Background: an optimization exercise with open tools, aiming at small area, a short achievable clock period and few clock cycles per item. Do not read the settings as production practice.
In this exercise RTL edits were held to simulation tests only and were not proved equivalent to the original.
No activity file was given, so power comes from the tool's default toggle rates.

cts_layout.png
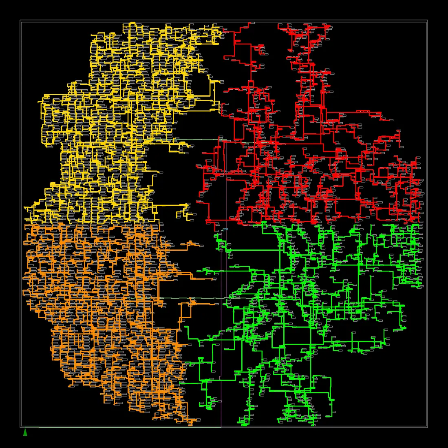
clock_map.png
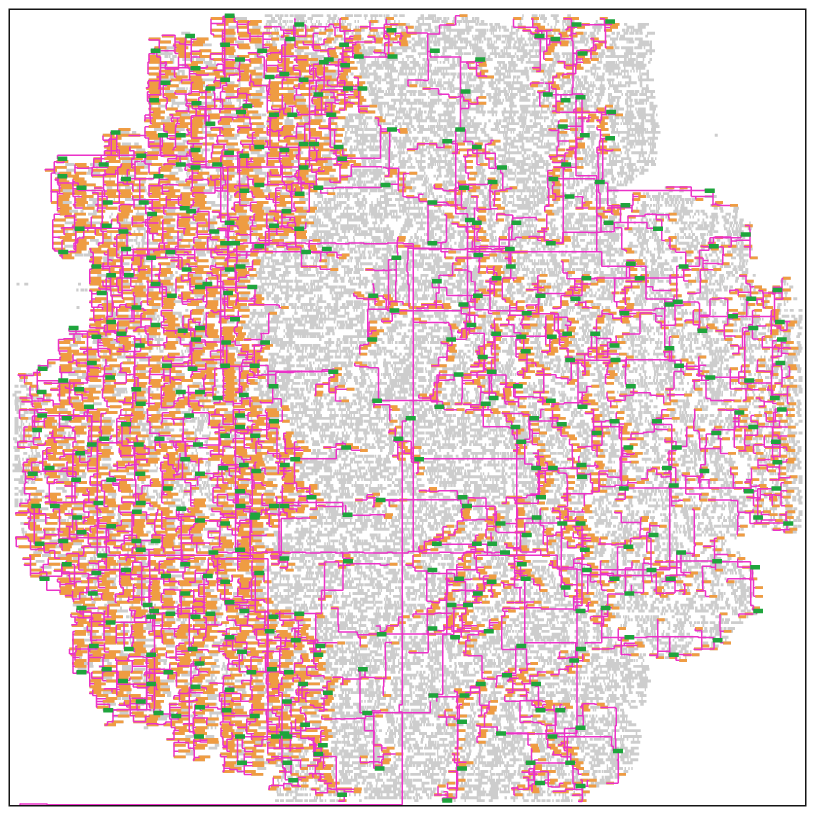
port_nets.png
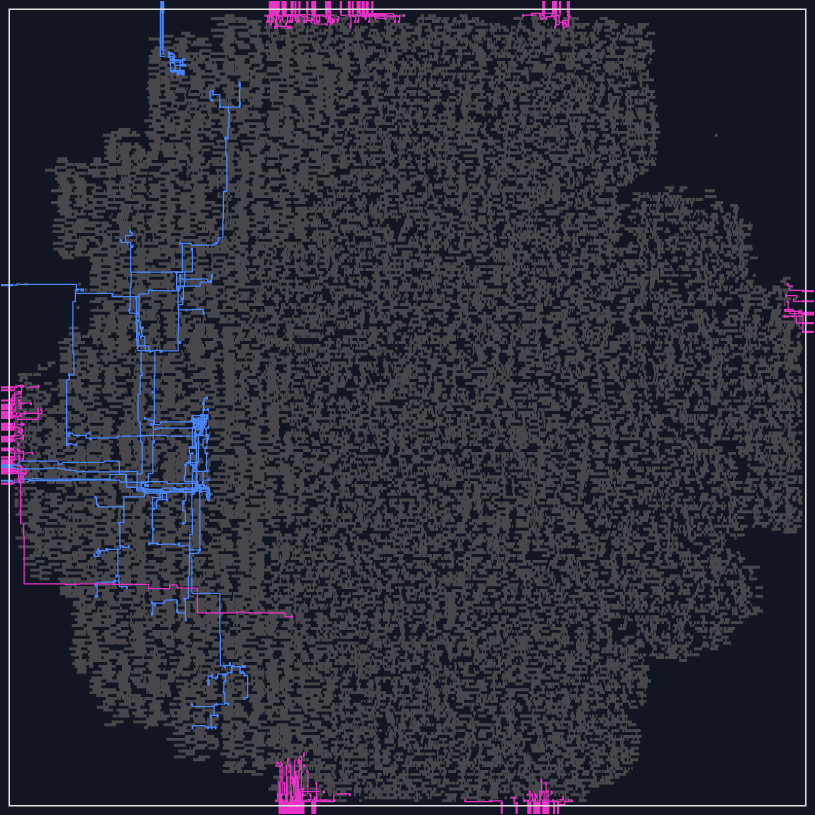
### flow/run.sh
#!/bin/bash
# synth_recipe.tcl (not shown) runs the flow's synth.tcl, then flattens the netlist and writes it again
# the make line also repeats each setting of config.mk as NAME=value (left out here)
make -C /OpenROAD-flow-scripts/flow DESIGN_CONFIG=/design/flow/config.mk WORK_HOME=/design/flow/orfs CLKGATE_MAP_FILE= SYNTH_SCRIPT=/design/flow/synth_recipe.tcl finish
### flow/design.v
module pointwise_weight_regs #(
    parameter DATA_W   = 8,
    parameter CIN      = 32,
    parameter COUT     = 64,
    parameter PAR_CIN  = 8,
    parameter PAR_COUT = 8
)(
    input  wire clk,
    input  wire reset,
    input  wire                         wr_en,
    input  wire [$clog2(COUT*CIN)-1:0]  wr_addr,
    input  wire signed [DATA_W-1:0]     wr_data,
    input  wire [$clog2((COUT+PAR_COUT-1)/PAR_COUT)-1:0] cout_blk_idx,
    input  wire [$clog2((CIN +PAR_CIN -1)/PAR_CIN )-1:0] cin_blk_idx,
    output reg  signed [PAR_COUT*PAR_CIN*DATA_W-1:0] weight_vec
);
    localparam NUM_CIN_BLKS  = (CIN  + PAR_CIN  - 1) / PAR_CIN;
    localparam NUM_COUT_BLKS = (COUT + PAR_COUT - 1) / PAR_COUT;
    localparam BLOCK_W       = PAR_COUT * PAR_CIN * DATA_W;
    localparam TOTAL_BLOCKS  = NUM_CIN_BLKS * NUM_COUT_BLKS;
    localparam TOTAL_WEIGHTS = COUT * CIN;
    (* ram_style = "block" *)
    reg signed [BLOCK_W-1:0] weight_mem [0:TOTAL_BLOCKS-1];
    wire [$clog2(COUT)-1:0] wr_cout;
    wire [$clog2(CIN)-1:0]  wr_cin;
    assign wr_cout = wr_addr / CIN;
    assign wr_cin  = wr_addr % CIN;
    wire [$clog2(NUM_COUT_BLKS)-1:0] wr_cout_blk;
    wire [$clog2(NUM_CIN_BLKS)-1:0]  wr_cin_blk;
    assign wr_cout_blk = wr_cout / PAR_COUT;
    assign wr_cin_blk  = wr_cin  / PAR_CIN;
    wire [$clog2(TOTAL_BLOCKS)-1:0] blk_idx;
    assign blk_idx = wr_cout_blk * NUM_CIN_BLKS + wr_cin_blk;
    wire [$clog2(PAR_COUT)-1:0] off_cout;
    wire [$clog2(PAR_CIN)-1:0]  off_cin;
    assign off_cout = wr_cout % PAR_COUT;
    assign off_cin  = wr_cin  % PAR_CIN;
    wire [$clog2(PAR_COUT*PAR_CIN)-1:0] elem_idx;
    assign elem_idx = off_cout * PAR_CIN + off_cin;
    wire [$clog2(BLOCK_W)-1:0] bit_idx;
    assign bit_idx = elem_idx * DATA_W;
    always @(posedge clk) begin
        if (wr_en && (wr_addr < TOTAL_WEIGHTS)) begin
            weight_mem[blk_idx][bit_idx +: DATA_W] <= wr_data;
        end
    end
    always @(posedge clk) begin
        weight_vec <=
            weight_mem[cout_blk_idx * NUM_CIN_BLKS + cin_blk_idx];
    end
endmodule
module pointwise_mac_datapath #(
    parameter DATA_W   = 8,
    parameter ACC_W    = 64,
    parameter PAR_CIN  = 8,    
    parameter PAR_COUT = 8
)(
    input  wire                               clk,
    input  wire                               reset,
    input  wire                               acc_clear,
    input  wire                               acc_enable,
    input  wire signed [PAR_CIN*DATA_W-1:0]   feature_vec,
    input  wire signed [PAR_COUT*PAR_CIN*DATA_W-1:0] weight_vec,
    output wire signed [PAR_COUT*ACC_W-1:0]   acc_out
);
    initial begin
        if (PAR_CIN & (PAR_CIN - 1))
            $error("PAR_CIN must be power of 2.");
    end
    localparam PROD_W   = 2 * DATA_W;
    localparam TREE_LVL = $clog2(PAR_CIN);
    localparam SUM_W    = PROD_W + TREE_LVL;
    localparam LATENCY  = 2 + TREE_LVL;  
    integer g, i;
    reg signed [PAR_CIN*DATA_W-1:0]            feature_vec_r;
    reg signed [PAR_COUT*PAR_CIN*DATA_W-1:0]   weight_vec_r;
    always @(posedge clk) begin
        feature_vec_r <= feature_vec;
        weight_vec_r  <= weight_vec;
    end
    (* use_dsp = "yes" *)
    reg signed [PROD_W-1:0] mult [0:PAR_COUT-1][0:PAR_CIN-1];
    always @(posedge clk) begin
        for (g = 0; g < PAR_COUT; g = g + 1) begin
            for (i = 0; i < PAR_CIN; i = i + 1) begin
                mult[g][i] <=
                    $signed(feature_vec_r[i*DATA_W +: DATA_W]) *
                    $signed(weight_vec_r[(g*PAR_CIN+i)*DATA_W +: DATA_W]);
            end
        end
    end
    reg signed [SUM_W-1:0] tree_lvl 
        [0:PAR_COUT-1][0:TREE_LVL-1][0:PAR_CIN/2-1];
    always @(posedge clk) begin
        for (g = 0; g < PAR_COUT; g = g + 1) begin
            for (i = 0; i < PAR_CIN/2; i = i + 1) begin
                tree_lvl[g][0][i] <=
                    {{(SUM_W-PROD_W){mult[g][2*i][PROD_W-1]}}, mult[g][2*i]} +
                    {{(SUM_W-PROD_W){mult[g][2*i+1][PROD_W-1]}}, mult[g][2*i+1]};
            end
        end
    end
    genvar lvl;
    generate
        for (lvl = 1; lvl < TREE_LVL; lvl = lvl + 1) begin : TREE_GEN
            integer idx;
            always @(posedge clk) begin
                for (g = 0; g < PAR_COUT; g = g + 1) begin
                    for (idx = 0; idx < (PAR_CIN >> (lvl+1)); idx = idx + 1) begin
                        tree_lvl[g][lvl][idx] <=
                            tree_lvl[g][lvl-1][2*idx] +
                            tree_lvl[g][lvl-1][2*idx+1];
                    end
                end
            end
        end
    endgenerate
    wire signed [SUM_W-1:0] cycle_sum [0:PAR_COUT-1];
    genvar gi;
    generate
        for (gi = 0; gi < PAR_COUT; gi = gi + 1) begin : SUM_OUT
            assign cycle_sum[gi] = tree_lvl[gi][TREE_LVL-1][0];
        end
    endgenerate
    reg [LATENCY-1:0] acc_enable_pipe;
    reg [LATENCY-1:0] acc_clear_pipe;
    always @(posedge clk) begin
        if (reset) begin
            acc_enable_pipe <= 0;
            acc_clear_pipe  <= 0;
        end
        else begin
            acc_enable_pipe <= {acc_enable_pipe[LATENCY-2:0], acc_enable};
            acc_clear_pipe  <= {acc_clear_pipe[LATENCY-2:0],  acc_clear};
        end
    end
    wire acc_enable_aligned = acc_enable_pipe[LATENCY-1];
    wire acc_clear_aligned  = acc_clear_pipe[LATENCY-1];
    (* use_dsp = "yes" *)
    reg signed [ACC_W-1:0] acc_reg [0:PAR_COUT-1];
    always @(posedge clk) begin
        if (reset) begin
            for (g = 0; g < PAR_COUT; g = g + 1)
                acc_reg[g] <= 0;
        end
        else if (acc_clear_aligned) begin
            for (g = 0; g < PAR_COUT; g = g + 1)
                acc_reg[g] <= 0;
        end
        else if (acc_enable_aligned) begin
            for (g = 0; g < PAR_COUT; g = g + 1)
                acc_reg[g] <= acc_reg[g] + cycle_sum[g];
        end
    end
    generate
        for (gi = 0; gi < PAR_COUT; gi = gi + 1) begin : OUT_PACK
            assign acc_out[gi*ACC_W +: ACC_W] = acc_reg[gi];
        end
    endgenerate
endmodule
module pointwise_conv1x1_fsm_axis #(
    parameter DATA_W   = 8,
    parameter ACC_W    = 64,
    parameter CIN      = 32,
    parameter COUT     = 64,
    parameter PAR_CIN  = 8,
    parameter PAR_COUT = 8,
    parameter MAC_LATENCY = 5
)(
    input  wire clk,
    input  wire reset,
    input  wire s_axis_tvalid,
    output wire s_axis_tready,
    output wire m_axis_tvalid,
    input  wire m_axis_tready,
    input  wire signed [CIN*DATA_W-1:0] feature_vec,
    input  wire signed [PAR_COUT*ACC_W-1:0] acc_out,
    output reg  acc_clear,
    output reg  acc_enable,
    output reg signed [COUT*DATA_W-1:0] out_vec,
    output reg signed [CIN*DATA_W-1:0] feature_reg,
    output reg [$clog2((CIN+PAR_CIN-1)/PAR_CIN)-1:0]   cin_blk_idx,
    output reg [$clog2((COUT+PAR_COUT-1)/PAR_COUT)-1:0] cout_blk_idx,
    output reg o_intr
);
    localparam NUM_CIN_ITER  = (CIN  + PAR_CIN  - 1) / PAR_CIN;
    localparam NUM_COUT_ITER = (COUT + PAR_COUT - 1) / PAR_COUT;
    localparam IDLE      = 3'd0,
               LOAD      = 3'd1,
               ACCUM     = 3'd2,
               WAIT_PIPE = 3'd3,
               STORE     = 3'd4,
               DONE      = 3'd5;
    reg [2:0] state, next_state;
    reg [$clog2(NUM_CIN_ITER)-1:0]  cin_cnt;
    reg [$clog2(NUM_COUT_ITER)-1:0] cout_cnt;
    reg [$clog2(MAC_LATENCY)-1:0]   pipe_cnt;
    always @(posedge clk)
        if (reset)
            state <= IDLE;
        else
            state <= next_state;
    always @(*) begin
        next_state = state;
        case (state)
            IDLE:
                if (s_axis_tvalid)
                    next_state = LOAD;
            LOAD:
                next_state = ACCUM;
            ACCUM:
                if (cin_cnt == NUM_CIN_ITER-1)
                    next_state = WAIT_PIPE;
            WAIT_PIPE:
                if (pipe_cnt == MAC_LATENCY-1)
                    next_state = STORE;
            STORE:
                if (cout_cnt == NUM_COUT_ITER-1)
                    next_state = DONE;
                else
                    next_state = LOAD;
            DONE:
                if (m_axis_tready)
                    next_state = IDLE;
        endcase
    end
    function automatic signed [DATA_W-1:0] saturate;
        input signed [ACC_W-1:0] val;
        begin
            if (val > 127)
                saturate = 127;
            else if (val < -128)
                saturate = -128;
            else
                saturate = val[DATA_W-1:0];
        end
    endfunction
    integer g;
    always @(posedge clk) begin
        if (reset) begin
            cin_cnt      <= 0;
            cout_cnt     <= 0;
            pipe_cnt     <= 0;
            cin_blk_idx  <= 0;
            cout_blk_idx <= 0;
            acc_enable   <= 0;
            acc_clear    <= 0;
            out_vec      <= 0;
            feature_reg  <= 0;
            o_intr       <= 0;
        end
        else begin
            acc_enable <= 0;
            acc_clear  <= 0;
            o_intr     <= 0;
            if (state == ACCUM && next_state == WAIT_PIPE)
                pipe_cnt <= 0;
            else if (state == WAIT_PIPE)
                pipe_cnt <= pipe_cnt + 1;
            case (state)
                IDLE:
                begin
                    cin_cnt  <= 0;
                    cout_cnt <= 0;
                    if (s_axis_tvalid)
                        feature_reg <= feature_vec;   
                end
                LOAD:
                begin
                    cin_cnt      <= 0;
                    cin_blk_idx  <= 0;
                    cout_blk_idx <= cout_cnt;
                    acc_clear    <= 1;
                end
                ACCUM:
                begin
                    acc_enable  <= 1;
                    cin_blk_idx <= cin_cnt + 1;
                    if (cin_cnt != NUM_CIN_ITER-1)
                        cin_cnt <= cin_cnt + 1;
                end
                WAIT_PIPE:
                begin
                end
                STORE:
                begin
                    for (g = 0; g < PAR_COUT; g = g + 1)
                        if ((cout_cnt*PAR_COUT + g) < COUT)
                            out_vec[(cout_cnt*PAR_COUT + g)*DATA_W +: DATA_W]
                                <= saturate(acc_out[g*ACC_W +: ACC_W]);
                    if (cout_cnt != NUM_COUT_ITER-1)
                        cout_cnt <= cout_cnt + 1;
                end
                DONE:
                begin
                    o_intr <= 1;
                end
            endcase
        end
    end
    assign s_axis_tready = (state == IDLE);
    assign m_axis_tvalid = (state == DONE);
endmodule
module pointwise_layer_stream #(
    parameter DATA_W   = 8,
    parameter ACC_W    = 64,
    parameter CIN      = 16,
    parameter COUT     = 16,
    parameter PAR_CIN       = 8,
    parameter PAR_COUT       = 4
)(
    input  wire clk,
    input  wire reset,
    input  wire [CIN*DATA_W-1:0]  s_axis_tdata,
    input  wire                   s_axis_tvalid,
    output wire                   s_axis_tready,
    output wire [COUT*DATA_W-1:0] m_axis_tdata,
    output wire                   m_axis_tvalid,
    input  wire                   m_axis_tready,
    input  wire                         pw_wr_en,
    input  wire [$clog2(COUT*CIN)-1:0]  pw_wr_addr,
    input  wire signed [DATA_W-1:0]     pw_wr_data,
    output wire o_intr
);
    localparam NUM_CIN_ITER  = (CIN  + PAR_CIN  - 1) / PAR_CIN;
    localparam NUM_COUT_ITER = (COUT + PAR_COUT - 1) / PAR_COUT;
    localparam MAC_LATENCY = 3 + $clog2(PAR_CIN);
    wire                                  acc_clear;
    wire                                  acc_enable;
    wire signed [PAR_COUT*ACC_W-1:0]      acc_out;
    wire signed [CIN*DATA_W-1:0]          feature_full_reg;
    wire signed [PAR_CIN*DATA_W-1:0]      feature_slice;
    wire signed [PAR_COUT*PAR_CIN*DATA_W-1:0] weight_vec_block;
    wire [$clog2(NUM_CIN_ITER)-1:0]       cin_blk_idx;
    wire [$clog2(NUM_COUT_ITER)-1:0]      cout_blk_idx;
    wire signed [COUT*DATA_W-1:0]         fsm_out_vec;
    wire                                  fsm_m_axis_tvalid;
    pointwise_conv1x1_fsm_axis #(
        .DATA_W       (DATA_W),
        .ACC_W        (ACC_W),
        .CIN          (CIN),
        .COUT         (COUT),
        .PAR_CIN      (PAR_CIN),
        .PAR_COUT     (PAR_COUT),
        .MAC_LATENCY  (MAC_LATENCY)
    ) FSM (
        .clk            (clk),
        .reset          (reset),
        .s_axis_tvalid  (s_axis_tvalid),
        .s_axis_tready  (s_axis_tready),
        .m_axis_tvalid  (fsm_m_axis_tvalid),
        .m_axis_tready  (m_axis_tready),
        .feature_vec    (s_axis_tdata),       
        .acc_out        (acc_out),
        .acc_clear      (acc_clear),
        .acc_enable     (acc_enable),
        .out_vec        (fsm_out_vec),
        .feature_reg    (feature_full_reg),   
        .cin_blk_idx    (cin_blk_idx),
        .cout_blk_idx   (cout_blk_idx),
        .o_intr         (o_intr)
    );
    reg signed [PAR_CIN*DATA_W-1:0] feature_slice_r;
    always @(posedge clk)
        feature_slice_r <=
            feature_full_reg[
                cin_blk_idx * PAR_CIN * DATA_W +: PAR_CIN * DATA_W
            ];
    assign feature_slice = feature_slice_r;
    pointwise_weight_regs #(
        .DATA_W   (DATA_W),
        .CIN      (CIN),
        .COUT     (COUT),
        .PAR_CIN  (PAR_CIN),
        .PAR_COUT (PAR_COUT)
    ) PW_WREGS (
        .clk          (clk),
        .reset        (reset),
        .wr_en        (pw_wr_en),
        .wr_addr      (pw_wr_addr),
        .wr_data      (pw_wr_data),
        .cin_blk_idx  (cin_blk_idx),
        .cout_blk_idx (cout_blk_idx),
        .weight_vec   (weight_vec_block)
    );
    pointwise_mac_datapath #(
        .DATA_W   (DATA_W),
        .ACC_W    (ACC_W),
        .PAR_CIN  (PAR_CIN),
        .PAR_COUT (PAR_COUT)
    ) MAC_DP (
        .clk         (clk),
        .reset       (reset),
        .acc_clear   (acc_clear),
        .acc_enable  (acc_enable),
        .feature_vec (feature_slice),    
        .weight_vec  (weight_vec_block),
        .acc_out     (acc_out)
    );
    assign m_axis_tdata  = fsm_out_vec;
    assign m_axis_tvalid = fsm_m_axis_tvalid;
endmodule
### flow/config.mk
export PLATFORM = sky130hd
export DESIGN_NAME = pointwise_layer_stream
export DESIGN_NICKNAME = pointwise_layer_stream
export VERILOG_FILES = /design/flow/design.v
export SDC_FILE = /design/flow/constraint.sdc
export NUM_CORES = 4
export LEC_CHECK = 0
export CAP_MARGIN = 20
export CORE_MARGIN = 2
export CORE_UTILIZATION = 45
export SLEW_MARGIN = 20
### flow/constraint.sdc
create_clock -name core_clock -period 10.0 [get_ports {clk}]
set_input_delay 2.0000 -clock core_clock [delete_from_list [all_inputs] [get_ports {clk}]]
set_output_delay 2.0000 -clock core_clock [all_outputs]
set_load 0.01 [all_outputs]
==> run notes <==
overall die area roughly 550000 µm²; adder and majority cell fraction of the synthesized area about 23%; launch point of the worst hold path PW_WREGS.weight_vec[249]; proportion of layout cells with a drive suffix above 1 8.54%; pin count of the biggest net entering global routing 134; Net count, final 25.2k; Yosys top cell area share between 20% and 30%; LEAKAGE ~0.11 µW; clock network area share 5.70%; R2R Setup Slk 4.72 ns; met2 track utilization from global routing between 30 and 40%; source of the worst register-to-register timing path MAC_DP.feature_vec_r[62]; top metal layer carrying routed signals met5; data arrival at the endpoint of the critical path 6.18 ns; fmax 190 MHz; min Tclk post-route 5.28 ns; combined global-route utilization of all metal layers a little under a quarter; Final Core Density 50.0%; ratio of final minimum period to clock period 52.8%; post-placement worst setup slack 3.98 ns; status timing/DRC/antenna clean; invs w/o clock a little over 3k; sort of element at the end of the critical path flip-flop; maximum vdd ir drop a little under 200 µV; hold depth 0; switching fraction of total power 38.3%; setup fix buffers added after clock tree synthesis 0; distinct cell type count after synthesis 115; dominant combinational cell family by area after synthesis adder cells; met2 wire length 278000 µm; starting utilization of the core area a little under half; r2r endpoint MAC_DP.mult[31][15]; WHS 0.314 ns; DIE WIDTH 741 µm; global-route layer with the greatest usage met2; timing startpoint of the critical path MAC_DP.feature_vec_r[62]; total half-perimeter wirelength after legalization and detailed placement between 400000 and 500000 µm; Buf/Inv on CP 3; Gate Count Post-Synth 21.4k; Post-CTS Hold Buffers 0; Power Internal about 43000 µW; setup repair after global routing missed its margin no; via count of the first global-routing pass 154k; Most common cell on crit path a21oi_1; number of vias in the routed layout between 150k and 200k; comb_multi_in 13.4k; largest registers ranked by flip-flop count PW_WREGS.weight_mem x2048, MAC_DP.mult x512, MAC_DP.tree_lvl x500; number of clock buffers in the layout 592; TritonCTS clock tree built; sequential fraction of total cell area 38.9%; portion of total power attributed to combinational logic 43.5%; Yosys Warn Count 7; count of placed standard cells including taps 28.4k; register share of total power 31.9%; routed length on met3 43200 µm; slowest CP cell dfxtp_1; share of the yosys chip area belonging to registers 43.1%; CTS sink cnt 4237; commonest cells after routing, fill and taps aside inv_1, dfxtp_1, edfxtp_1; total sequential power 22400 µW; number of DRC violations after detailed-routing iteration 0 11.6k; Worst Hold End MAC_DP.weight_vec_r[249]; initial antenna violation count 79; post-synthesis async set-or-reset flop share 0%; most flop-heavy register PW_WREGS.weight_mem; reported net switching power between 20000 and 30000 µW; cell types with the largest area share after synthesis edfxtp_1, dfxtp_1, fa_1; y dimension of the die roughly 740 µm; count of fill cells added during filler insertion 47.8k; multi-input logic portion of the cell area 46.2%; most common cell after layout, fill and taps aside inv_1; Hold Path Class flip-flop to flip-flop; most used flip-flop cell after synthesis dfxtp_1; P&R area growth vs syn 10.7%; top cells by count, synth inv_1, dfxtp_1, edfxtp_1; biggest fanout along the worst timing path 17; non-filler instance count after layout 29.3k; worst path cell trace buf_4 > and2_1 > ha_1 > fa_1 > inv_1 > fa_1 > fa_1 > inv_1 > ha_1 > a21oi_1 > o21ai_0 > a21oi_1 > o21ai_0 > a21oi_1 > nor2b_1 > o21a_1 > o21ai_0 > nand2b_1 > a21oi_1 > xnor2_1; Ant. Diodes 43; Signal buf overhead 1.55%; Data required, critical path 10.90 ns; end point of the critical path MAC_DP.mult[31][15]; post-detailed-route via-to-cell ratio 5.23; number of antenna-violating nets in the routed design 0; Taps Inserted 7208; type of the worst setup path flip-flop to flip-flop; most area-hungry cell class in the final design multi-input combinational cells
Testbench counts, summed over its fixed seeds: cycles 32,256, items 768.
Back to the opening pictures, cts_layout.png:
number of buffers created by CTS: 444
library cell used as clock root buffer: clkbuf_16
total number of H-tree levels: 5

Back to the opening pictures, clock_map.png:
flip-flops: shown in orange, count 4237. cells driving clock nets: shown in green, count 444. clock wires: shown in magenta, length 52.6 mm.
Position of the flops: all over the die. There are 445 routed clock nets.
clock latency on the worst-skew pair: 1.06 ns
Fin Clk Skew: 0.124 ns
reported clock group power: 17300 µW
Clock power frac: 24.7%

Back to the opening pictures, port_nets.png:
pw_wr_addr: shown in blue, direction input, edge 5 west, 3 north, end cells 193, buffers 13, wire 4600 µm. s_axis_tdata: shown in magenta, direction input, edge 47 north, 43 south, 32 west, 6 east, end cells 128, buffers 128, wire 3040 µm.
I/O pins: 280
number of port buffers: 279

==> re-timing with driven ports <==
The results above use ideal ports. As a check the final layout listed here was re-extracted and re-timed, cells and wires unchanged. Step 1 sets driving cells, clkbuf_16 on the clock port and buf_2 on the other inputs (assumed; they add their load-dependent delay and slew). Step 2 moves the port delays by t, midway between the first and last clock arrival at a register: inputs arrive t later, outputs are due t later. That takes back most of the time a late clock gives input paths. a / b / c = ideal / step 1 / step 2; a / b = the first two.
shift t [ns]: 1.111
setup WS [ns]: 4.724 / 4.724 / 3.936
clock arrival spread, ns: 0.128 / 0.129
After both steps this run still meets setup and hold. The setup slack of this run moves by 0.000 ns with the drivers and by -0.788 ns with both steps.
